Background: an optimization exercise with open tools, aiming at small area. Do not read the settings as production practice. At most, simulation tests tie the RTL to the original design; equivalence was not proved. The series may have gaps, and a smaller design here may also do less where the tests do not look. For run 3, only the layout was checked, not whether the RTL still works.

**design.v**
```verilog
module I2C_Master (
input	wire [7:0] _Data_in,
input	wire [7:0] _Reg_addr,
input	wire [6:0] _Dev_addr,
input	wire	   clk,rst,_RW_sel,
input	wire	 _SDA_in,
output	reg	 	 SDA_out,
output	reg	 	 SCL_out
);
localparam STATE_IDLE 				= 4'd0;
localparam STATE_START 				= 4'd1;
localparam STATE_DEV_SEL 			= 4'd2;
localparam STATE_RW					= 4'd3;
localparam STATE_ACK_RW			 	= 4'd4;
localparam STATE_REG_SEL	 		= 4'd5;
localparam STATE_ACK_REG		 	= 4'd6;
localparam STATE_READ 				= 4'd7;
localparam STATE_WRITE		 		= 4'd8;
localparam STATE_ACK_DATA			= 4'd9;
localparam STATE_RESTART			= 4'd10;
localparam STATE_NACK		 		= 4'd11;
localparam STATE_STOP				= 4'd12;
reg [7:0]  Data_in;
reg [7:0]  Reg_addr;
reg [6:0]  Dev_addr;
reg 	   RW_sel;
reg [3:0]  state;
reg [3:0]  next_state;
reg [3:0]  bit_count;
reg [3:0]  SCL_count;
reg 	   SDA_in;
wire	   SDA;
wire	   SCL;
reg [8:0] count;
reg [3:0] count1;
wire [7:0] Dev_addr8 = {1'b0, Dev_addr};
always @ (posedge clk) begin
	if(!rst)begin
		state <= STATE_IDLE;
	end
	else begin
		state <= next_state;
	end
end
always @ (*) begin
	case (state)
		STATE_IDLE : 				
		if (count == 9'd5) begin
			next_state = STATE_START;
		end
		else begin
			next_state = STATE_IDLE;
		end
		STATE_START : 
		if (count == 9'd10) begin
			next_state = STATE_DEV_SEL;
		end
		else if (count <= 9'd9)begin
			next_state = STATE_START;
		end
		else  begin
			next_state = STATE_IDLE;
		end
		STATE_DEV_SEL :
		if (count == 9'd66) begin
			next_state = STATE_RW;
		end
		else if((count == 9'd218) & RW_sel == 1'b1) begin
			next_state = STATE_RW;
		end
		else begin
			next_state = STATE_DEV_SEL;
		end
		STATE_RW:
		if (count == 9'd74 ) begin
			next_state = STATE_ACK_RW;
		end
		else if ((count == 9'd226) & (RW_sel == 1'b1)) begin
			next_state = STATE_ACK_RW;
		end
		else begin
			next_state = STATE_RW;
            	end
		STATE_ACK_RW :  				
		if (count == 9'd82 & (SDA_in == 1'b0)) begin
			next_state = STATE_REG_SEL;
		end
		else if ((count <= 9'd81) & (SDA_in == 1'b0)) begin
			next_state = STATE_ACK_RW;
		end
		else if((count == 9'd234) & (SDA_in == 1'b0) & (RW_sel == 1'b1)) begin
			next_state = STATE_READ;
		end
		else if((count <= 9'd233) & (SDA_in == 1'b0)) begin
			next_state = STATE_ACK_RW;
		end
		else begin
			next_state = STATE_IDLE;
		end
		STATE_REG_SEL : 				
		if (count == 9'd146 ) begin
			next_state = STATE_ACK_REG;
		end
		else begin
			next_state = STATE_REG_SEL;
		end
		STATE_ACK_REG : 				
		if (count == 9'd154 & (SDA_in == 1'b0)) begin
			if(RW_sel) begin
				next_state = STATE_RESTART;
			end
			else begin
				next_state = STATE_WRITE;
			end
		end
		else if((count<= 9'd154) & (SDA_in == 1'b0)) begin
			next_state = STATE_ACK_REG;
		end
		else begin
			next_state = STATE_IDLE;
		end
		STATE_READ :  				
		if (count == 9'd298) begin
			next_state = STATE_NACK;
		end
		else begin
			next_state = STATE_READ;
		end
		STATE_WRITE : 				
		if (count == 9'd218 ) begin
			next_state = STATE_ACK_DATA;
		end
		else begin
			next_state = STATE_WRITE;
		end
		STATE_ACK_DATA : 				
		if ((count == 9'd226) & (SDA_in == 1'b0)) begin
			next_state = STATE_STOP;
		end
		else if ((count <= 9'd225) & (SDA_in == 1'b0)) begin
			next_state = STATE_ACK_DATA;
		end
		else begin
			next_state = STATE_IDLE;
		end
		STATE_NACK : 				
		if (count == 9'd306) begin
			next_state = STATE_STOP;
		end
		else begin
			next_state = STATE_NACK;
		end
		STATE_STOP : 		
		if ((SCL_out == 1'b1) & (SDA_out == 1'b1)) begin
			next_state = STATE_IDLE;
		end
		else begin
			next_state = STATE_STOP;
		end
		STATE_RESTART :
		if ( (count == 8'd162) & (SDA_out == 1'b0) ) begin
			next_state = STATE_DEV_SEL;
		end
		else begin
			next_state = STATE_RESTART;
		end
		default next_state = STATE_IDLE;
	endcase
end
always @ (posedge clk) begin
	case (state)  
		STATE_IDLE :  
		begin
			Data_in <= _Data_in;
			Reg_addr <= _Reg_addr;
			Dev_addr <= _Dev_addr;
			RW_sel <= _RW_sel;
			bit_count <= 4'd0;
			if(SCL_out == 1'b1)begin
				SDA_out <= 1'b1;
			end
			else begin
				SDA_out <= 1'b0;
			end
		end
		STATE_START :  
		begin
			if(count == 9'd10) begin
				bit_count <= 4'd7;
				SDA_out <= 1'b0;
			end
			else begin
				SDA_out <= 1'b0;
			end
		end
		STATE_DEV_SEL :  
		begin
			if(bit_count) begin
				if(Dev_addr8[bit_count - 4'd1]) begin
					SDA_out <= 1'b1;
				end
				else begin
					SDA_out <= 1'b0;
				end
			end
			else begin
				SDA_out <= 1'd0;
			end
		end
		STATE_RW :	 
		begin	
			if((count >= 9'd218) & (RW_sel == 1'b1)) begin
				SDA_out <= 1'b1;
			end
			else begin
				SDA_out <= 1'b0;
			end
		end
		STATE_ACK_RW :			 
		begin	
			SDA_in <= _SDA_in;
			if(count == 9'd82) begin
				SDA_out <= 1'b0;
				bit_count <= 4'd8;
			end
			else if(count == 9'd234) begin
				SDA_out <= 1'b0;
				bit_count <= 4'd8;
			end
			else begin
				SDA_out <= 1'b0;
			end	
		end
		STATE_REG_SEL :  
		begin
			if(bit_count) begin
				if(Reg_addr[bit_count - 4'd1]) begin
					SDA_out <= 1'b1;
				end
				else begin
					SDA_out <= 1'b0;
				end
			end
			else begin
				SDA_out <= 1'd0;
			end
		end
		STATE_ACK_REG :			 
		begin	
			SDA_in <= _SDA_in;
			if(count == 9'd154 ) begin
				SDA_out <= 1'b0;
				bit_count <= 4'd8;
			end
			else begin
				SDA_out <= 1'b0;
			end
		end
		STATE_WRITE :  
		begin
			if(bit_count) begin
				if(Data_in[bit_count - 4'd1]) begin
					SDA_out <= 1'b1;
				end
				else begin
					SDA_out <= 1'b0;
				end
			end
			else begin
				SDA_out <= 1'd0;
			end
		end
		STATE_READ :  
		begin
			SDA_out <= 1'b0;
			SDA_in <= _SDA_in;
		end
		STATE_ACK_DATA : 	 
		begin
			SDA_out <= 1'b0;
		end
		STATE_NACK : 		 
		begin
			SDA_out <= 1'b1;
		end
		STATE_STOP :  
		begin
			if(SCL_out == 1'b1) begin
				SDA_out <= 1'b1;
			end
			else begin
				SDA_out <= 1'b0;
			end
		end
		STATE_RESTART :  
		begin
			bit_count <= 4'd8;
			if(count >= 9'd159) begin
				SDA_out <= 1'b0;
			end
			else begin
				SDA_out <= 1'b1;
			end
		end
	endcase
	if(rst & (bit_count > 4'd0) & (count1 == 4'd7)) begin
		bit_count <= bit_count - 4'd1;
	end
	if(!rst) begin
		SDA_in <= 1'b0;
	end
end
always @ (posedge clk) begin					     					 
	if(!rst) begin						        						 
		count <= 8'd0;					     							 
	end							        								 
	else begin															 
		if( (SDA_in == 1'b1) & (state != STATE_READ) ) begin													   
			count <= 9'd0;																						   
		end																										   
		else begin																								   
			if( (state == STATE_STOP) & (SCL_out & SDA_out)) begin							   					   
				count <= 9'd0;										   											   
			end												   													   
			else begin											   												   
				count <= count + 8'd1;									   										   
			end																									   
		end									  			   														   
	end													   														   
end														   														   
always @ (posedge clk) begin						 				 
	if ( STATE_START <= state ) begin								 
		if (SCL_count == 3) begin									 
			SCL_count <= 4'd0;										 
			SCL_out <= !SCL_out;									 
		end															 
		else begin													 
			SCL_count <= SCL_count + 4'd1;							 
		end															 
	end																											   
	else begin																				   					   
		SCL_count <= 4'd0;											  	 									       
		SCL_out <= 1'b1;											   											   
	end														   									  				   
end														   													   	   
always @ (posedge clk) begin					  				    
	if(rst)begin						   						    
		if(bit_count >0) begin				   					    
			if ( count1 == 4'd7) begin		  					    
				count1 <= 4'd0;			   						    
			end					   								    
			else begin				  							    
				count1 <= count1 + 4'd1;	  					    
			end					  								    
		end												   														   
		else begin											   													   
			count1 <= 4'd0;										   												   
		end												   														   
	end													   														   
	else begin												   													   
		count1 <= 4'd0;											  												   
	end													   														   
end														   														   
assign SDA = SDA_in + SDA_out;						      				  
assign SCL = SCL_out;							      				      
endmodule
```
**run.sh**
```bash
#!/bin/bash
# synth_recipe.tcl (not shown) runs the flow's synth.tcl, then flattens the netlist and writes it again
# the make line also repeats each setting of config.mk as NAME=value (left out here)
make -C /OpenROAD-flow-scripts/flow DESIGN_CONFIG=/design/flow/config.mk WORK_HOME=/design/flow/orfs CLKGATE_MAP_FILE= SYNTH_SCRIPT=/design/flow/synth_recipe.tcl finish
```
**config.mk**
```make
export PLATFORM = sky130hd
export DESIGN_NAME = I2C_Master
export DESIGN_NICKNAME = I2C_Master
export VERILOG_FILES = /design/flow/design.v
export SDC_FILE = /design/flow/constraint.sdc
export NUM_CORES = 4
export LEC_CHECK = 0
export CAP_MARGIN = 20
export CORE_MARGIN = 2
export CORE_UTILIZATION = 40
export SLEW_MARGIN = 20
```
**constraint.sdc**
```tcl
create_clock -name core_clock -period 5.0 [get_ports {clk}]
set_input_delay 1.0000 -clock core_clock [delete_from_list [all_inputs] [get_ports {clk}]]
set_output_delay 1.0000 -clock core_clock [all_outputs]
set_load 0.01 [all_outputs]
```
==> run_1/m1.png <==
Supply wires on this layer in gray.
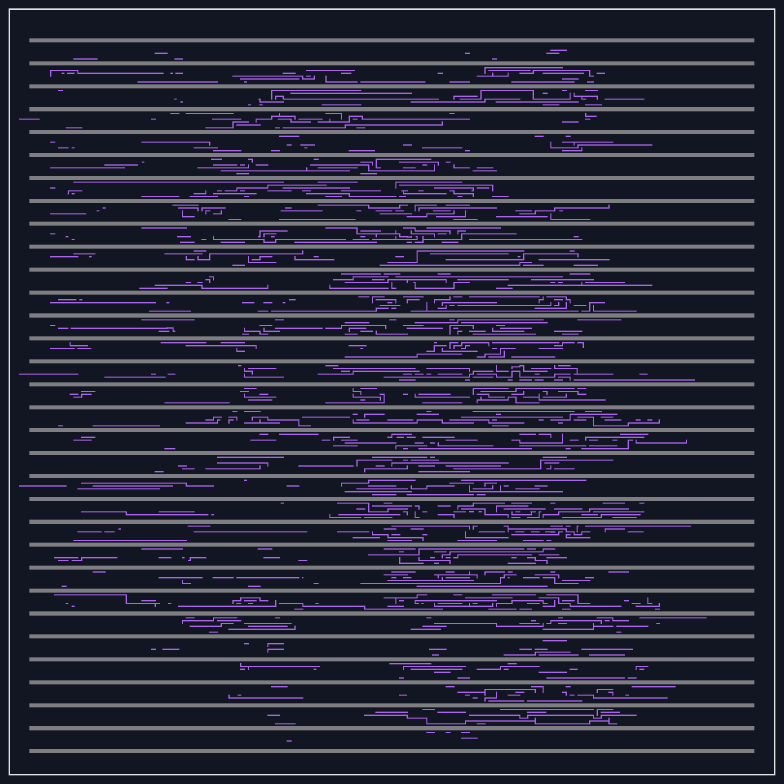
nets with wire on the layer = 322
wire length on this layer = 3020 um
share of all routed wire = 43%
main direction = horizontal
routed vias: 2483
DRT Wirelength: 6.958 mm
met1 Use GR: 22.26%

==> run_1/m2.png <==
Scale bar: 20 um. Cells faint in the background.
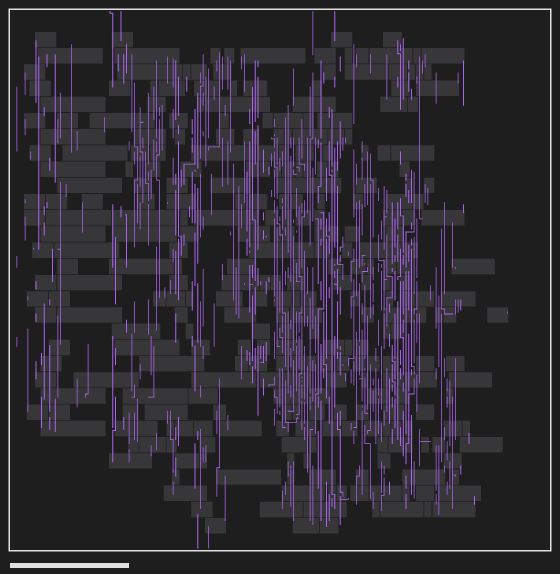
wire length on this layer = 3380 um
nets with wire on the layer = 307
share of all routed wire = 49%
main direction = vertical

==> run_1/m3.png <==
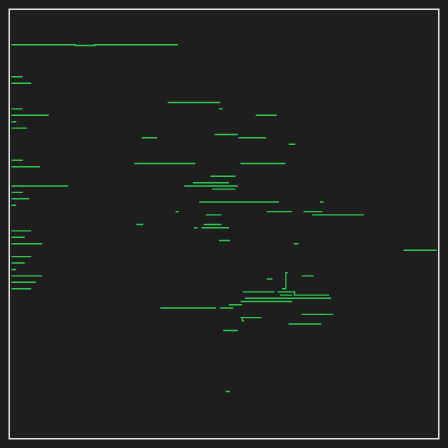
main direction = horizontal
wire length on this layer = 348 um
share of all routed wire = 5.0%
nets with wire on the layer = 51
longest straight run = 17.9 um
met3 Track Usage GR: 3.005%

run 1: flip-flops by register name, summed over array words and instances (netlist names):
register	cells
Data_in	8
Dev_addr	7
RW_sel	1
Reg_addr	8
SCL_count	4
SCL_out	1
SDA_in	1
SDA_out	1
bit_count	4
count	9
count1	4
state	4
run 1: metal layers:
metal	wire, um	GRT usage (%)
met2	3377	28.86
met3	347	3.005
met5	0	0
met1	3017	22.26
met4	216	8.333
run 1: synth_stat cells, types with 2 or more instances:
cell,n
nand3_1,11
and4bb_2,2
inv_1,13
buf_2,4
nor3_1,11
and3_1,3
nor2_1,33
xnor2_1,7
nor4_1,3
nand3b_1,2
nand2_1,17
nand2b_1,13
edfxtp_1,29
a211oi_1,3
o41ai_2,2
buf_6,4
or2_2,3
nor2b_1,5
and2_1,2
xor2_1,6
a221oi_1,8
nor3b_1,4
and3b_1,2
or4_1,4
o21ai_0,11
o211ai_1,2
ha_1,6
a21oi_1,9
or3b_2,3
clkbuf_1,10
nand4_1,8
dfxtp_1,23
a31oi_1,10
run 1: metrics by stage:
stage,area (um^2),cells
3_5_place_dp,3317,416
4_1_cts,3455,424
6_report,3455,424
3_3_place_gp,3317,416
2_1_floorplan,3003,306
5_1_grt,3455,424
run 1: worst max-delay path, delay by kind of cell, from the launching register on:
kind            cells  cell delay [ps]
compound gates      4             1080
flops               1              490
simple gates        1              390
fa+ha+maj           1              350
run 1: kinds of logic after synthesis:
family | share of synthesized area [%]
AOI/OAI and AO/OA | 17.21
xor gates and xnor gates | 3.792
adders and majority gates | 2.500
buffers and inverters | 5.042
DFF | 44.33
muxes | 1.458
and+or+nand+nor | 25.67
run 1: worst paths after layout:
path | end | slack, ps | startpoint
min | SCL_count[0]$_SDFF_PP0_ | 460 | SCL_count[0]$_SDFF_PP0_
min reg2reg | SCL_count[0]$_SDFF_PP0_ | 460 | SCL_count[0]$_SDFF_PP0_
max reg2reg | bit_count[3]$_DFFE_PP_ | 2360 | count[1]$_SDFF_PP0_
max | bit_count[3]$_DFFE_PP_ | 2360 | count[1]$_SDFF_PP0_
run 1: layout by cell type (no fill, tap or decap), types with 3 or more instances in the layout:
master	n
nor2_1	33
edfxtp_1	29
clkdlybuf4s50_1	28
dfxtp_1	23
nand2_1	17
inv_1	13
nand2b_1	13
o21ai_0	11
nand3_1	11
nor3_1	10
a31oi_1	10
a21oi_1	9
a221oi_1	8
nand4_1	8
xnor2_1	7
xor2_1	6
ha_1	6
nor2b_1	5
clkbuf_8	5
or4_1	4
nor3b_1	4
or2_2	3
or3b_2	3
a211oi_1	3
nor4_1	3
and3_1	3
run 1: area by class of cell:
| cell class | count | share of cell area [%] |
|---|---|---|
| multi-input combinational | 223 | 44.15 |
| inverter | 13 | 1.413 |
| timing repair buffer | 29 | 8.330 |
| clock buffer | 5 | 1.992 |
| clock inverter | 3 | 1.992 |
| tap | 99 | 3.586 |
| sequential | 52 | 38.54 |
==> flow_summary.toml, run 1 <==
[clock_tree]
cts_tree = "yes"
clock_path_buffers = 2
post_cts_buffers = 0

[global_routing]
grt_max_degree = 30
grt_pass1_wl_mm = 11.63
grt_overflow_total = 0

[setup_path]
end_kind = "flip-flop"
worst_ep_required_time_ps = 4960
rr_worst_depth = 6
path_cells = "ha_1 -> nor3b_1 -> a32oi_1 -> o211ai_1 -> a21oi_1 -> o21ai_0"

[place]
place.gp.congestion = 0.8675
dp_hpwl_mm = 5.025

[detailed_routing]
dr.first_iter.drc_count = 236
drc = 0

[final_layout]
fillCellCount = 699
areaGrowthSynthToFinish_pct = 15.04

[sta]
relSlewSlack_pct = 40.48
slew_viol_final = 0

[worst_hold_path]
hold_class = "flip-flop to flip-flop"
worst_hold_path.num_cells = 1

[yosys]
synth.distinct_cells = 66
ys_seq_area_share_pct = 44.33

[die]
io_pins = 29
core-area_um2 = 7253

[status]
status = "complete, no violations"
==> run 2, diff against run 1 <==
==> design.v (replaced) <==
module I2C_Master (
input	wire [7:0] _Data_in,
input	wire [7:0] _Reg_addr,
input	wire [6:0] _Dev_addr,
input	wire	   clk,rst,_RW_sel,
input	wire	 _SDA_in,
output	reg	 	 SDA_out,
output	reg	 	 SCL_out
);
reg [7:0] Data_in;
reg [7:0] Reg_addr;
reg [6:0] Dev_addr;
reg       RW_sel;
reg [5:0] b;
reg [2:0] u;
reg       SDA_in;
wire [2:0] j = b[2:0];
wire idle = (b[5] & ~b[4] & ~b[3] & ~b[0]) | (b[5] & ~b[4] & ~b[3] & ~u[2] & ~u[0]) | (b[5] & ~b[4] & ~b[3] & ~u[2] & ~u[1]);
wire selSCL = (b[5] & ~b[4] & ~b[3] & ~b[0]) | (~RW_sel & ~b[5] & b[1] & b[0]) | (~b[5] & b[3] & b[2] & b[0]) | (b[5] & ~b[4] & ~b[3] & ~u[2] & ~u[0]) | (b[5] & ~b[4] & ~b[3] & ~u[2] & ~u[1]);
wire sel1 = (~b[5] & b[3] & b[2] & ~b[0]) | (RW_sel & ~b[4] & ~b[3] & ~b[2] & b[1] & ~b[0]);
wire selR = (RW_sel & b[4] & b[3] & ~b[2] & b[1] & ~b[0]);
wire gDEV1 = (b[5] & ~b[4] & ~b[2]) | (b[5] & ~b[4] & ~b[1]) | (b[5] & ~b[4] & b[3] & ~b[0]);
wire gREG = (b[4] & ~b[3] & b[0]) | (b[4] & ~b[3] & b[2]) | (b[4] & ~b[3] & b[1]) | (b[4] & b[3] & ~b[2] & ~b[1] & ~b[0]);
wire gWR = (~RW_sel & b[4] & b[3] & b[2]) | (~RW_sel & ~b[5] & ~b[4] & ~b[1]) | (~RW_sel & b[4] & b[3] & b[1]);
wire gDEV2 = (RW_sel & b[4] & b[3] & b[2]) | (RW_sel & ~b[4] & ~b[3] & ~b[2] & ~b[1]) | (RW_sel & b[4] & b[3] & b[1] & b[0]);
wire A = (b[5] & ~b[4]) | (b[4] & ~b[3] & ~b[2] & ~b[1] & ~b[0]) | (b[5] & b[3] & ~b[2] & ~b[1] & b[0]) | (RW_sel & ~b[4] & ~b[3] & ~b[2]);
wire stop_end = (~RW_sel & ~b[5] & b[1] & b[0] & u[2]) | (~b[5] & b[3] & b[2] & b[0] & u[2]);
wire holdR = (~b[5] & b[4]) | (~b[5] & b[3] & b[2]) | (~RW_sel & ~b[5] & b[1]) | (RW_sel & b[5] & b[3] & b[1]);
wire jumpc = (b[5] & b[3] & ~b[2] & ~b[1] & ~b[0] & u[2] & u[1] & u[0]);
wire sample = (~b[5] & ~b[3] & b[2]) | (~b[5] & ~b[4] & b[3] & ~b[2]) | (b[4] & ~b[3] & ~b[2] & ~b[1] & ~b[0]) | (b[5] & b[4] & b[3] & ~b[2] & ~b[1] & b[0]) | (RW_sel & ~b[5] & b[1] & b[0]);
wire [7:0] dev1 = {1'b0, Dev_addr[0], Dev_addr[1], Dev_addr[2], Dev_addr[3], Dev_addr[4], Dev_addr[5], Dev_addr[6]};
wire [7:0] regv = {Reg_addr[1], Reg_addr[2], Reg_addr[3], Reg_addr[4], Reg_addr[5], Reg_addr[6], Reg_addr[7], Reg_addr[0]};
wire [7:0] datv = {Data_in[2], Data_in[3], Data_in[4], Data_in[5], Data_in[6], Data_in[7], Data_in[0], Data_in[1]};
wire [7:0] dev2 = {Dev_addr[2], Dev_addr[3], Dev_addr[4], Dev_addr[5], Dev_addr[6], 1'b0, Dev_addr[0], Dev_addr[1]};
wire sda_d = (gDEV1 & dev1[j]) | (gREG & regv[j]) | (gWR & datv[j]) | (gDEV2 & dev2[j]);
wire force0 = ~rst | (SDA_in & A) | stop_end;
wire hold = SDA_in & holdR;
wire jump = SDA_in & jumpc;
always @(posedge clk) begin
	if (force0) begin
		u <= 3'd5;
		b <= 6'd38;
	end
	else begin
		u <= u + 3'd1;
		if (jump)
			b <= 6'd25;
		else if ((u == 3'd7) & ~hold)
			b <= b + 6'd1;
	end
	if (~rst)
		SDA_in <= 1'b0;
	else if (sample)
		SDA_in <= _SDA_in;
	if (idle) begin
		Data_in <= _Data_in;
		Reg_addr <= _Reg_addr;
		Dev_addr <= _Dev_addr;
		RW_sel <= _RW_sel;
	end
	SDA_out <= (selSCL & SCL_out) | sel1 | (selR & (SDA_in | ~u[2])) | sda_d;
	SCL_out <= idle | (SCL_out ^ (u[1] & ~u[0]));
end
endmodule
--- a/config.mk
+++ b/config.mk
@@ -6,4 +6,5 @@
 export NUM_CORES = 4
 export LEC_CHECK = 0
+export ABC_AREA = 1
 export CAP_MARGIN = 20
 export CORE_MARGIN = 2
==> flow_summary.toml, run 2 <==
[sta]
min_period_ps = 2205
setup_violations = 0
worstMarginPinSlew_ps = 866.0
relSlewSlack_pct = 42.20
slew_viol_final = 0
timing.final.crit_share_pct = 44.11
hold_slack_ps = 465.0

[worst_hold_path]
hold_class = "flip-flop to flip-flop"
hp-start = "u[0]$_SDFF_PP1_"

[final_layout]
drive_above_1_share_pct = 6.911
reg_top3 = "Data_in (8), Reg_addr (8), Dev_addr (7)"
final_common_cell = "nand2_1"
areaGrowthSynthToFinish_pct = 22.46
final_cells = 298
layout_common_cells = "nand2_1, nor2_1, clkdlybuf4s50_1"

[place]
place.gp.congestion = 0.8344
dp_hpwl_mm = 2.595
place_inst = 290

[yosys]
synth_edf_count = 24
yosysMostFrequentCell = "nand2_1"
ys_seq_area_share_pct = 52.28
synth.distinct_cells = 27
synth_warnings = 1
synth_nets = 248
synth_commonest_cells = "nand2_1, nor2_1, nand3_1"

[die]
core-area_um2 = 4384
io_pins = 29
placementRows = 24

[detailed_routing]
firstDrtPassIters = 5
viasPerCell = 5.091
drc = 0
dr.first_iter.drc_count = 93
num_vias = 1517

[setup_path]
worst_ep_required_time_ps = 4000
startpoint = "SCL_out$_DFF_P_"
path_class = "flip-flop to primary output"
worstReg2RegStart = "b[4]$_SDFFE_PP0P_"
crit_family = "buffers and inverters"
cp_slowest_cell = "clkdlybuf4s50_1"
crit_arrival_ps = 1210
path_cells = "clkdlybuf4s50_1"
start_kind = "flip-flop"
end_kind = "primary output"
crit_buf_inv = 1

[global_routing]
grt_overflow_total = 0
grt_pass1_wl_mm = 6.223
grt_max_degree = 25

[clock_tree]
clock_latency_ps = 290
numCtsBuffers = 5
post_cts_buffers = 0
cts_tree = "yes"
cts.clk_slew.worst_paths_ps = 80
clock_path_buffers = 2
cts.sinks = 36

[status]
status = "complete, no violations"
run 2: logic make-up after synthesis:
| logic type | count (synthesis) | share of synthesized area [%] |
|---|---|---|
| adder cells (fa/ha/maj) | 4 | 2.723 |
| flip-flops | 36 | 52.28 |
| XOR/XNOR | 5 | 2.383 |
| buffers and inverters | 22 | 5.718 |
| AND/OR/NAND/NOR | 129 | 30.50 |
| AO/OA/AOI/OAI | 21 | 6.398 |
run 2: area by class of cell:
class                   instances  area (um^2)
repair buffers                 28        280.3
multi-input cells             159        772.0
fillers                       438         2133
flip-flops and latches         36        960.9
clock inverters                 2        33.78
clock buffers                   6        82.58
inverters                      15        56.30
well taps                      52        65.06
run 2: worst paths after layout:
kind                                              to  slack, ps  cells past startpoint
worst min-delay path                 u[0]$_SDFF_PP1_        460                      1
worst max-delay path                         SCL_out       2790                      1
worst min register to register       u[0]$_SDFF_PP1_        460                      1
worst max register to register  Data_in[1]$_DFFE_PP_       3100                      5
run 2: metrics by stage:
stage | area [um^2] | setup WS (ps)
after floorplan | 1838 | 3372
after global placement | 2135 | 2960
after detailed placement | 2135 | 2944
after CTS | 2251 | 2780
after global routing | 2251 | 2756
final | 2251 | 2795
run 2: per-layer routing:
layer  share of wire, %  vias up  routed length, um  GRT usage [%]
li1                   -      786                  -              -
met1                 46      676               1674          20.43
met2                 47       46               1717          23.97
met3                4.9        9                180          4.079
met4                1.9        0                 69          6.709
met5                  0        -                  0              0
==> run_2/port_trees.png <==
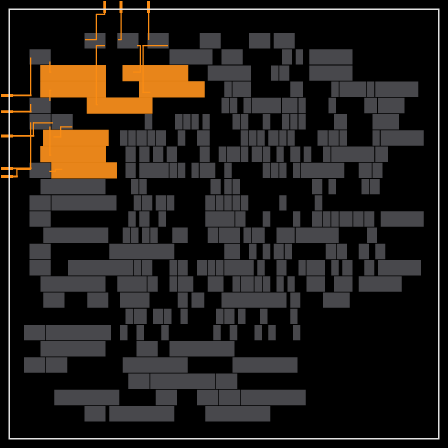
orange -> _Reg_addr  # bits 8, direction input, end cells 8, buffers 8, wire 101 um

==> run_2/m3.png <==
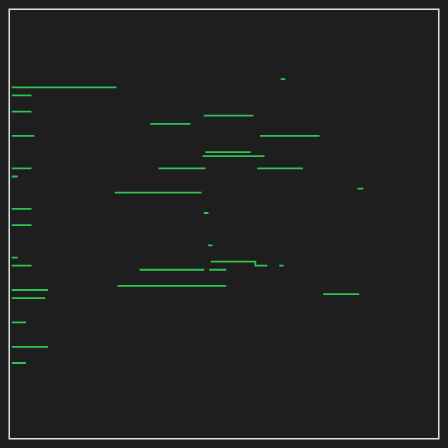
share of all routed wire = 4.9%
wire length on this layer = 180 um
main direction = horizontal
nets with wire on the layer = 25

==> run_2/m2.png <==
Scale bar: 20 um. Cells faint in the background.
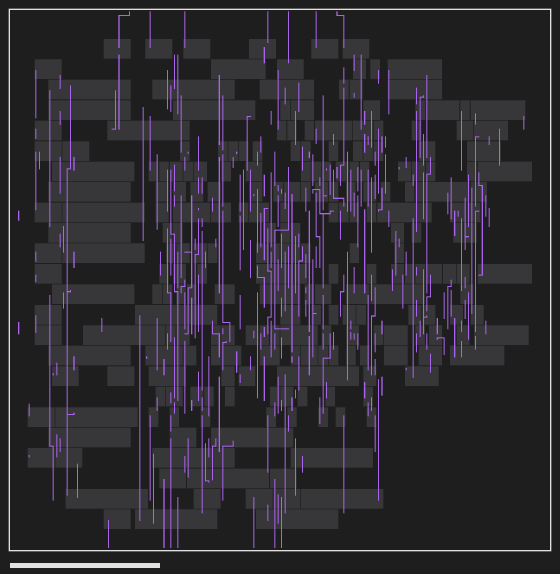
met2 Usage GRT: 23.97%
DRT Wirelength: 3.641 mm

==> run_2/congestion_map.png <==
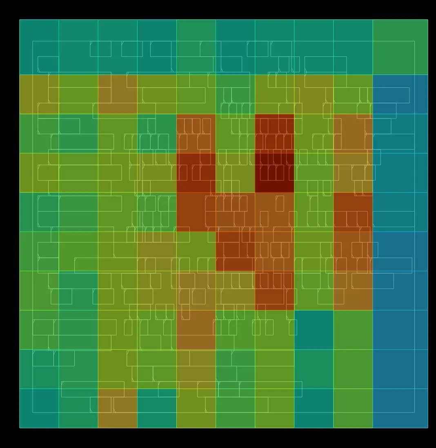
GRT Overall Usage: 15.46%
met3 Track Usage GR: 4.079%
most crowded layer after global routing: met2
routed len/inst: 12.22 um

==> run 3, diff against run 2 <==
==> design.v (replaced) <==
module I2C_Master (
input	wire [7:0] _Data_in,
input	wire [7:0] _Reg_addr,
input	wire [6:0] _Dev_addr,
input	wire	   clk,rst,_RW_sel,
input	wire	 _SDA_in,
output	reg	 	 SDA_out,
output	reg	 	 SCL_out
);
reg       RW_sel;
reg [5:0] b;
reg [2:0] u;
reg       SDA_in;
wire [2:0] j = b[2:0];
wire idle = (b[5] & ~b[4] & ~b[3] & ~b[0]) | (b[5] & ~b[4] & ~b[3] & ~u[2] & ~u[0]) | (b[5] & ~b[4] & ~b[3] & ~u[2] & ~u[1]);
wire selSCL = (b[5] & ~b[4] & ~b[3] & ~b[0]) | (~RW_sel & ~b[5] & b[1] & b[0]) | (~b[5] & b[3] & b[2] & b[0]) | (b[5] & ~b[4] & ~b[3] & ~u[2] & ~u[0]) | (b[5] & ~b[4] & ~b[3] & ~u[2] & ~u[1]);
wire sel1 = (~b[5] & b[3] & b[2] & ~b[0]) | (RW_sel & ~b[4] & ~b[3] & ~b[2] & b[1] & ~b[0]);
wire selR = (RW_sel & b[4] & b[3] & ~b[2] & b[1] & ~b[0]);
wire dp = (b[4] & b[2]) | (b[5] & ~b[4] & ~b[2]) | (~RW_sel & ~b[4] & ~b[1]) | (b[4] & ~b[3] & b[0]) | (~RW_sel & b[4] & b[1]) | (b[5] & b[3] & ~b[1] & ~b[0]) | (~b[4] & ~b[3] & ~b[2] & ~b[1]) | (b[5] & ~b[4] & b[3] & ~b[0]) | (b[5] & b[2] & ~b[1]) | (b[4] & b[1] & b[0]) | (b[4] & ~b[3] & b[1]);
wire shift = (b[4] & b[2] & u[2] & u[1] & u[0]) | (b[5] & ~b[4] & ~b[1] & u[2] & u[1] & u[0]) | (RW_sel & b[5] & b[4] & b[3] & ~b[2] & ~b[1] & b[0]) | (~RW_sel & b[5] & ~b[2] & b[1] & u[2] & u[1] & u[0]) | (~b[4] & ~b[3] & ~b[2] & ~b[1] & u[2] & u[1] & u[0]) | (RW_sel & b[5] & ~b[2] & b[0] & u[2] & u[1] & u[0]) | (b[5] & ~b[4] & b[3] & ~b[0] & u[2] & u[1] & u[0]) | (b[4] & b[3] & ~b[1] & ~b[0] & u[2] & u[1] & u[0]) | (b[4] & ~b[3] & b[0] & u[2] & u[1] & u[0]) | (b[4] & ~b[3] & b[1] & u[2] & u[1] & u[0]);
wire A = (b[5] & ~b[4]) | (b[4] & ~b[3] & ~b[2] & ~b[1] & ~b[0]) | (b[5] & b[3] & ~b[2] & ~b[1] & b[0]) | (RW_sel & ~b[4] & ~b[3] & ~b[2]);
wire stop_end = (~RW_sel & ~b[5] & b[1] & b[0] & u[2]) | (~b[5] & b[3] & b[2] & b[0] & u[2]);
wire holdR = (~b[5] & b[4]) | (~b[5] & b[3] & b[2]) | (~RW_sel & ~b[5] & b[1]) | (RW_sel & b[5] & b[3] & b[1]);
wire jumpc = (b[5] & b[3] & ~b[2] & ~b[1] & ~b[0] & u[2] & u[1] & u[0]);
wire sample = (~b[5] & ~b[3] & b[2]) | (~b[5] & ~b[4] & b[3] & ~b[2]) | (b[4] & ~b[3] & ~b[2] & ~b[1] & ~b[0]) | (b[5] & b[4] & b[3] & ~b[2] & ~b[1] & b[0]) | (RW_sel & ~b[5] & b[1] & b[0]);
reg [22:0] ch;
wire sda_d = dp & ch[22];
wire force0 = ~rst | (SDA_in & A) | stop_end;
wire hold = SDA_in & holdR;
wire jump = SDA_in & jumpc;
always @(posedge clk) begin
	if (force0) begin
		u <= 3'd5;
		b <= 6'd38;
	end
	else begin
		u <= u + 3'd1;
		if (jump)
			b <= 6'd25;
		else if ((u == 3'd7) & ~hold)
			b <= b + 6'd1;
	end
	if (~rst)
		SDA_in <= 1'b0;
	else if (sample)
		SDA_in <= _SDA_in;
	if (idle) begin
		ch <= {_Dev_addr, _Reg_addr, _Data_in};
		RW_sel <= _RW_sel;
	end
	else if (shift)
		ch <= {ch[21:0], ch[22]};
	SDA_out <= (selSCL & SCL_out) | sel1 | (selR & (SDA_in | ~u[2])) | sda_d;
	SCL_out <= idle | (SCL_out ^ (u[1] & ~u[0]));
end
endmodule
==> flow_summary.toml, run 3 <==
[clock_tree]
cts_tree = "yes"
post_cts_buffers = 0
clock_path_buffers = 2
cts.clk_slew.worst_paths_ps = 80
numCtsBuffers = 5
cts.sinks = 36
clock_latency_ps = 290

[status]
status = "complete, no violations"

[detailed_routing]
top_layer_used = "met4"
met3_length_um = 270
viasPerCell = 4.781
drt_wl_total_mm = 4.083
wl_met1_mm = 2.026

[final_layout]
fillCellCount = 487
final_common_cell = "nand2_1"
layout_common_cells = "nand2_1, clkdlybuf4s50_1, edfxtp_1"
drive_above_1_share_pct = 8.727
areaGrowthSynthToFinish_pct = 17.49
reg_top3 = "ch (23), b (6), u (3)"

[sta]
min_period_ps = 2267
setup_violations = 0
relSlewSlack_pct = 60.75
timing.final.crit_share_pct = 45.35
worstMarginPinSlew_ps = 588.0

[setup_path]
crit_arrival_ps = 2120
worst_ep_required_time_ps = 4860
start_kind = "flip-flop"
worstReg2RegStart = "b[0]$_SDFFE_PP0P_"
end_kind = "flip-flop"
startpoint = "b[0]$_SDFFE_PP0P_"

[yosys]
synth_warnings = 1
synth_nets = 281
synth.distinct_cells = 32
synth_commonest_cells = "nand2_1, edfxtp_1, nor2_1"
ys_seq_area_share_pct = 47.47
yosysMostFrequentCell = "nand2_1"

[global_routing]
grt_usage_pct = 15.77
grt_pass1_wl_mm = 6.568
grt_max_degree = 27
grt_overflow_total = 0

[die]
core-area_um2 = 4817
placementRows = 25

[place]
placed_area_um2 = 2290
dp_hpwl_mm = 2.913

[worst_hold_path]
hold_class = "flip-flop to flip-flop"
-- run 3: cell types whose count changed after synthesis, sizes merged, moves of 2 or more --
cell,delta
nand2,+50
o21a,-2
nor2,-8
inv,+4
a21oi,-3
nand3,-10
buf,+4
-- run 3: cell type report --
type | count | area [um^2] | area share, %
clock inverters | 2 | 11.26 | 0.4734
flip-flops and latches | 36 | 960.9 | 40.40
multi-input cells | 185 | 892.1 | 37.51
inverters | 18 | 77.57 | 3.261
repair buffers | 28 | 280.3 | 11.78
clock buffers | 6 | 72.57 | 3.051
well taps | 67 | 83.83 | 3.524
-- run 3: worst max-delay path, delay by kind of cell (launching register included) --
kind	cells	cell delay [ps]
AOI/OAI and AO/OA	1	240
DFF	1	590
buffers and inverters	1	250
and+or+nand+nor	3	750
-- run 3: kinds of logic after synthesis --
group	Yosys count	share of synthesized area (%)
simple gates	162	35.60
flops	36	47.47
buf+inv	29	8.715
compound gates	16	4.450
fa+ha+maj	4	2.472
xor+xnor	3	1.298
-- run 3: final timing paths --
| path | slack [ps] | to | cells past startpoint |
|---|---|---|---|
| max reg2reg | 2730 | ch[2]$_DFFE_PP_ | 5 |
| min reg2reg | 450 | u[0]$_SDFF_PP1_ | 1 |
| min | 450 | u[0]$_SDFF_PP1_ | 1 |
| max | 2730 | ch[2]$_DFFE_PP_ | 5 |
-- run 3: layer usage --
metal  up-vias  GRT usage, %
met5         -             0
met4         0         6.433
met3         6         5.221
met2        57         21.44
met1       716         23.01
li1        856             -
-- run 3: per-stage QoR --
stage               hold slack, ps  worst slack, ps  utilization [%]  cells
floorplan                    406.9             2959                -    250
global route                 475.1             2525            49.38    342
finish                       449.8             2733            49.38    342
detailed placement           433.1             2438            47.53    334
CTS                          450.6             2415            49.27    342
global placement             429.7             2492            47.53    334
==> run_3/m2.png <==
Scale bar: 20 um. Cells faint in the background.
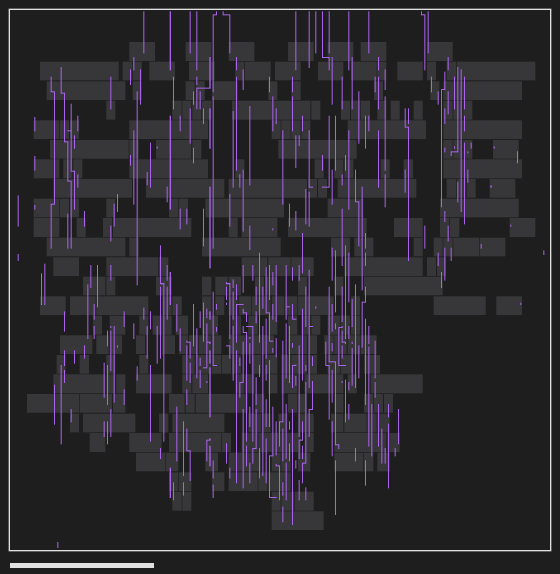
main direction = vertical
wire length on this layer = 1710 um
longest straight run = 26.9 um

==> run_3/port_trees.png <==
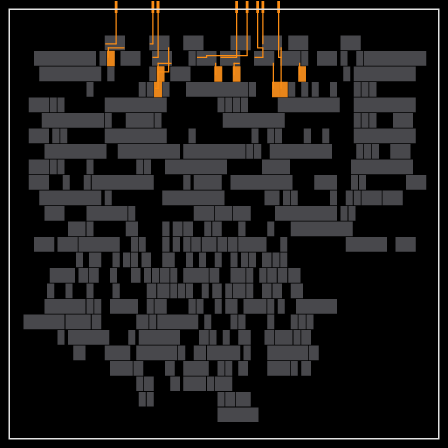
PortBufs: 28
num ports: 29

==> run_3/m1.png <==
Supply wires on this layer in gray.
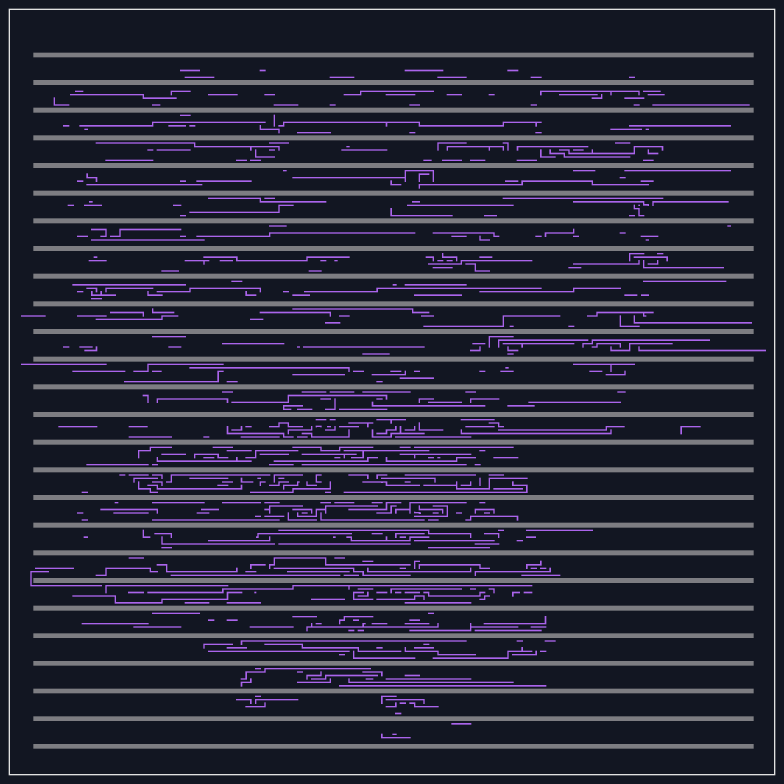
routed vias: 1635
met1 Use GR: 23.01%

==> run_3/congestion_map.png <==
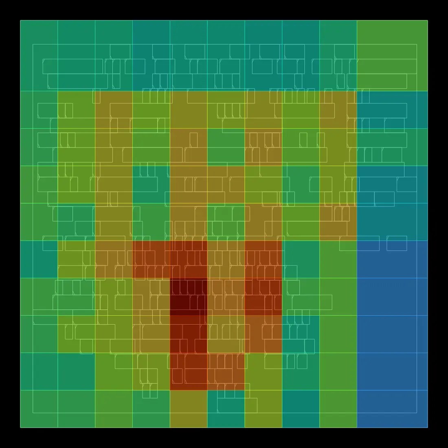
Util after Layout: 49.38%
routed len/inst: 11.94 um
met3 Track Usage GR: 5.221%
most crowded layer after global routing: met1
met2 Usage GRT: 21.44%

==> run 4, diff against run 3 <==
==> design.v (replaced) <==
module I2C_Master (
input	wire [7:0] _Data_in,
input	wire [7:0] _Reg_addr,
input	wire [6:0] _Dev_addr,
input	wire	   clk,rst,_RW_sel,
input	wire	 _SDA_in,
output	reg	 	 SDA_out,
output	reg	 	 SCL_out
);
reg [7:0] Data_in;
reg [7:0] Reg_addr;
reg [6:0] Dev_addr;
reg       RW_sel;
reg [8:0] U;
reg       SDA_in;
wire [5:0] b = U[8:3];
wire [2:0] j = U[5:3];
wire idle = (U <= 9'd10);
wire [7:0] dev1 = {Dev_addr[1], Dev_addr[2], Dev_addr[3], Dev_addr[4], Dev_addr[5], Dev_addr[6], 1'b0, Dev_addr[0]};       
wire [7:0] regv = {Reg_addr[3], Reg_addr[4], Reg_addr[5], Reg_addr[6], Reg_addr[7], Reg_addr[0], Reg_addr[1], Reg_addr[2]};  
wire [7:0] datv = {Data_in[4], Data_in[5], Data_in[6], Data_in[7], Data_in[0], Data_in[1], Data_in[2], Data_in[3]};          
wire [7:0] dev2 = {Dev_addr[4], Dev_addr[5], Dev_addr[6], 1'b0, Dev_addr[0], Dev_addr[1], Dev_addr[2], Dev_addr[3]};         
reg sda_n;
always @(*) begin
	if (idle)                 sda_n = SCL_out;
	else if (b <= 6'd1)       sda_n = 1'b0;
	else if (b <= 6'd8)       sda_n = dev1[j];
	else if (b <= 6'd10)      sda_n = 1'b0;
	else if (b <= 6'd18)      sda_n = regv[j];
	else if (b == 6'd19)      sda_n = 1'b0;
	else if (!RW_sel) begin
		if (b <= 6'd27)       sda_n = datv[j];
		else if (b == 6'd29)  sda_n = SCL_out;
		else                  sda_n = 1'b0;
	end
	else begin
		if (b == 6'd20)       sda_n = SDA_in | ~U[2];
		else if (b <= 6'd27)  sda_n = dev2[j];
		else if (b == 6'd28)  sda_n = 1'b1;
		else if (b == 6'd38)  sda_n = 1'b1;
		else if (b == 6'd39)  sda_n = SCL_out;
		else                  sda_n = 1'b0;
	end
end
wire ack_fail = SDA_in & ((b == 6'd10) | (b == 6'd19) | (RW_sel & (b == 6'd29)));
wire stop_end = RW_sel ? (U == 9'd316) : (U == 9'd236);
wire hold = SDA_in & ((b == 6'd0) | (RW_sel & (b == 6'd20)) | (!RW_sel & (b == 6'd28)) | (RW_sel & (b == 6'd38)) | (b == 6'd51));
wire jump = SDA_in & (U == 9'd151);
wire sample = (b == 6'd10) | (b == 6'd19) | (RW_sel & (b >= 6'd29) & (b <= 6'd37));
always @(posedge clk) begin
	if (!rst | ack_fail | stop_end)
		U <= 9'd5;
	else if (hold)
		U <= {U[8:3], U[2:0] + 3'd1};
	else if (jump)
		U <= {3'b110, 6'b011000};
	else
		U <= U + 9'd1;
	if (!rst)
		SDA_in <= 1'b0;
	else if (sample)
		SDA_in <= _SDA_in;
	if (idle) begin
		Data_in <= _Data_in;
		Reg_addr <= _Reg_addr;
		Dev_addr <= _Dev_addr;
		RW_sel <= _RW_sel;
	end
	SDA_out <= sda_n;
	SCL_out <= idle | (SCL_out ^ (U[1:0] == 2'd2));
end
endmodule
==> flow_summary.toml, run 4 <==
[setup_path]
path_cells = "clkdlybuf4s50_1"
end_kind = "primary output"
rr_worst_depth = 5
r2r-end = "Data_in[6]$_DFFE_PP_"
worst_ep_required_time_ps = 4000
start_kind = "flip-flop"

[die]
placementRows = 25
core-area_um2 = 4661
io_pins = 29

[global_routing]
grt_usage_pct = 18.01
grt_pass1_wl_mm = 7.162
grt_overflow_total = 0

[clock_tree]
numCtsBuffers = 5
cts.clk_slew.worst_paths_ps = 80
clock_latency_ps = 290
clock_path_buffers = 2

[status]
status = "complete, no violations"

[yosys]
synth_xor_xnor_area_share_pct = 0.9217
synth_edf_count = 24
synth_top_family_by_area = "simple AND/OR/NAND/NOR gates"
synth_fa_ha_area_share_pct = 1.975
synth_commonest_cells = "nand2_1, inv_1, edfxtp_1"
synthSimpleGateAreaFrac_pct = 26.60

[final_layout]
regArea_um2 = 960.9
areaGrowthSynthToFinish_pct = 21.13
largest_reg_flops = 9
multi_input_area_um2 = 773.2
reg_top3 = "U (9), Data_in (8), Reg_addr (8)"
max_flop_register = "U"

[place]
dp_hpwl_mm = 3.097
placed_area_um2 = 2210
port_buffers = 28

[sta]
relSlewSlack_pct = 36.99
setup_ws_ps = 2667
slew_viol_final = 0

[detailed_routing]
drc = 0
[run 4: changes by cell type after synthesis, moves of 3 or more]
cell,previous run,this run
a21oi_1,3,10
a31oi_1,1,5
buf_6,5,1
inv_1,13,26
inv_2,3,7
nand2_1,103,57
nand2_2,4,1
nand2_4,4,1
nand3_1,18,12
[run 4: through the flow]
stage / utilization, % / hold slack, ps
after global placement: 47.41 / 481.5
final: 49.40 / 504.6
after detailed placement: 47.41 / 495.2
after CTS: 49.40 / 506.6
after global routing: 49.40 / 539.2
after floorplan: - / 455.0
[run 4: cells by family after synthesis]
| kind of cell | Yosys count |
|---|---|
| AND/OR/NAND/NOR | 112 |
| AO/OA/AOI/OAI | 36 |
| XOR/XNOR | 2 |
| adder cells (fa/ha/maj) | 3 |
| buffers and inverters | 39 |
| flip-flops | 36 |
[run 4: worst min-delay path by stage]
stage	endpoint	cells after the start	slack (ps)	start
after floorplan	U[0]$_SDFF_PP1_	1	450	U[0]$_SDFF_PP1_
after global routing	U[0]$_SDFF_PP1_	1	540	U[0]$_SDFF_PP1_
after global placement	U[0]$_SDFF_PP1_	1	480	U[0]$_SDFF_PP1_
after detailed placement	U[0]$_SDFF_PP1_	1	500	U[0]$_SDFF_PP1_
final	U[0]$_SDFF_PP1_	1	500	U[0]$_SDFF_PP1_
after CTS	U[0]$_SDFF_PP1_	1	510	U[0]$_SDFF_PP1_
[run 4: layer usage]
layer	vias up	wire length, um	track usage (%)
li1	825	-	-
met1	701	1880	23.59
met2	79	1945	25.96
met3	10	378	6.630
met4	0	97	9.465
met5	-	0	0
[run 4: cell type report]
class	count	area share, %
Clock inverter	3	1.033
Multi-Input combinational cell	153	33.59
Sequential cell	36	41.74
Tap cell	54	2.935
Timing Repair Buffer	28	12.17
Clock buffer	5	2.989
Inverter	34	5.543
==> run_4/m1.png <==
Supply wires on this layer in gray.
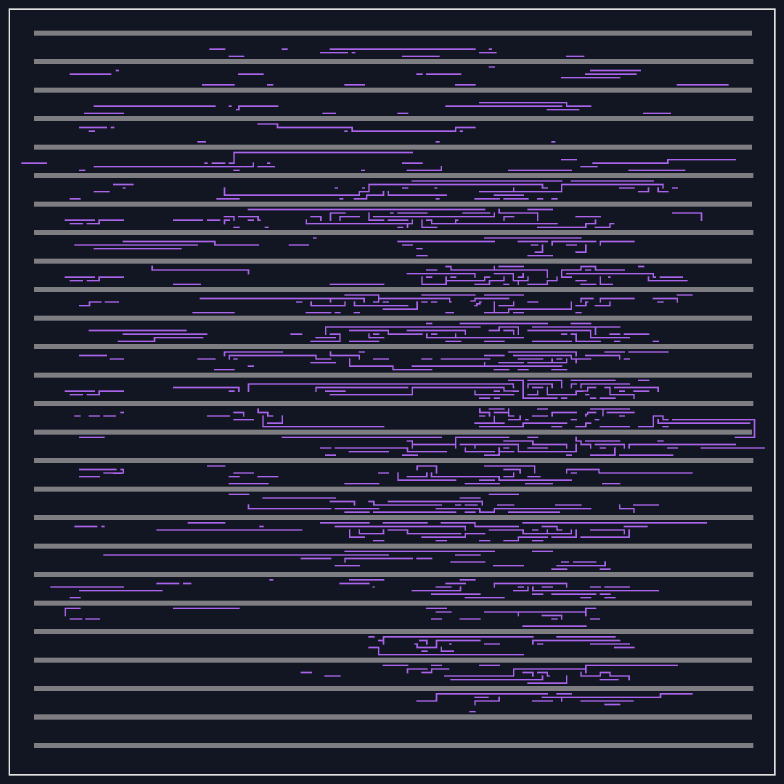
share of all routed wire = 44%
longest straight run = 27.1 um
nets with wire on the layer = 255
wire length on this layer = 1880 um
DRT Wirelength: 4.303 mm
met1 Use GR: 23.59%
routed vias: 1615

==> run_4/congestion_map.png <==
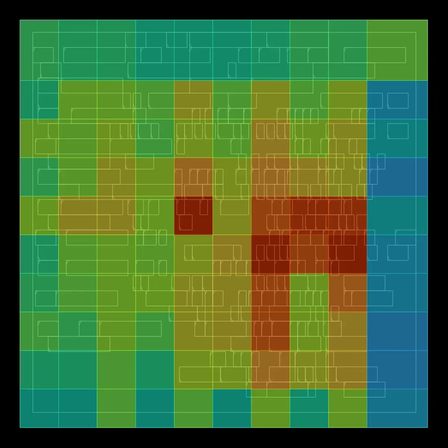
most crowded layer after global routing: met2
met3 Track Usage GR: 6.630%

==> run_4/port_trees.png <==
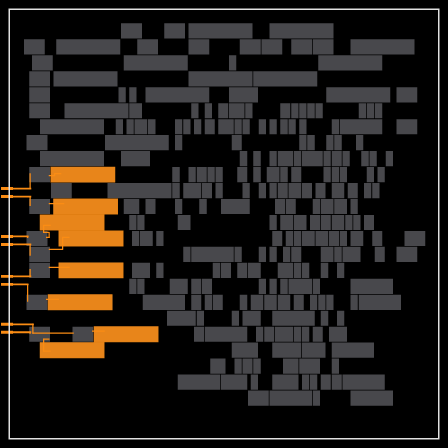
orange -> _Reg_addr  # bits 8, direction input, end cells 8, buffers 8, wire 68.7 um

==> run_4/m2.png <==
Scale bar: 20 um. Cells faint in the background.
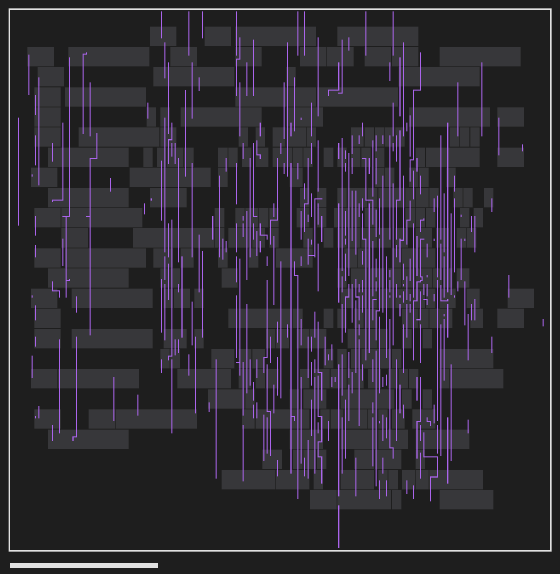
met2 Usage GRT: 25.96%

## port drivers added, routing unchanged
Ports are ideal in the flow. The routed layouts listed here were re-timed in OpenROAD.
Step 1 assumes that a clkbuf_16 drives the clock port and a buf_2 every other input.
Step 2 moves the port delays by t, midway between the first and last clock arrival at a register: inputs arrive t later, outputs are due t later. That takes back most of the time a late clock gives input paths.
Three values: no drivers, after step 1, after step 2; two values: the first two.
run	shift t [ns]	slack for setup (ns)	hold slack, ns	clock arrival spread, ns
run 1	0.340	2.357 / 2.357 / 2.253	0.458 / 0.458 / 0.458	0.015 / 0.015
run 2	0.309	2.795 / 2.769 / 2.957	0.465 / 0.465 / 0.465	0.007 / 0.007
run 3	0.318	2.733 / 2.733 / 2.733	0.450 / 0.450 / 0.450	0.008 / 0.008
run 4	0.315	2.667 / 2.640 / 2.801	0.505 / 0.505 / 0.505	0.008 / 0.008
After both steps setup and hold are still met in every run listed. The setup slack of run 1, which loses most, moves by 0.000 ns with the drivers and by -0.104 ns with both steps.
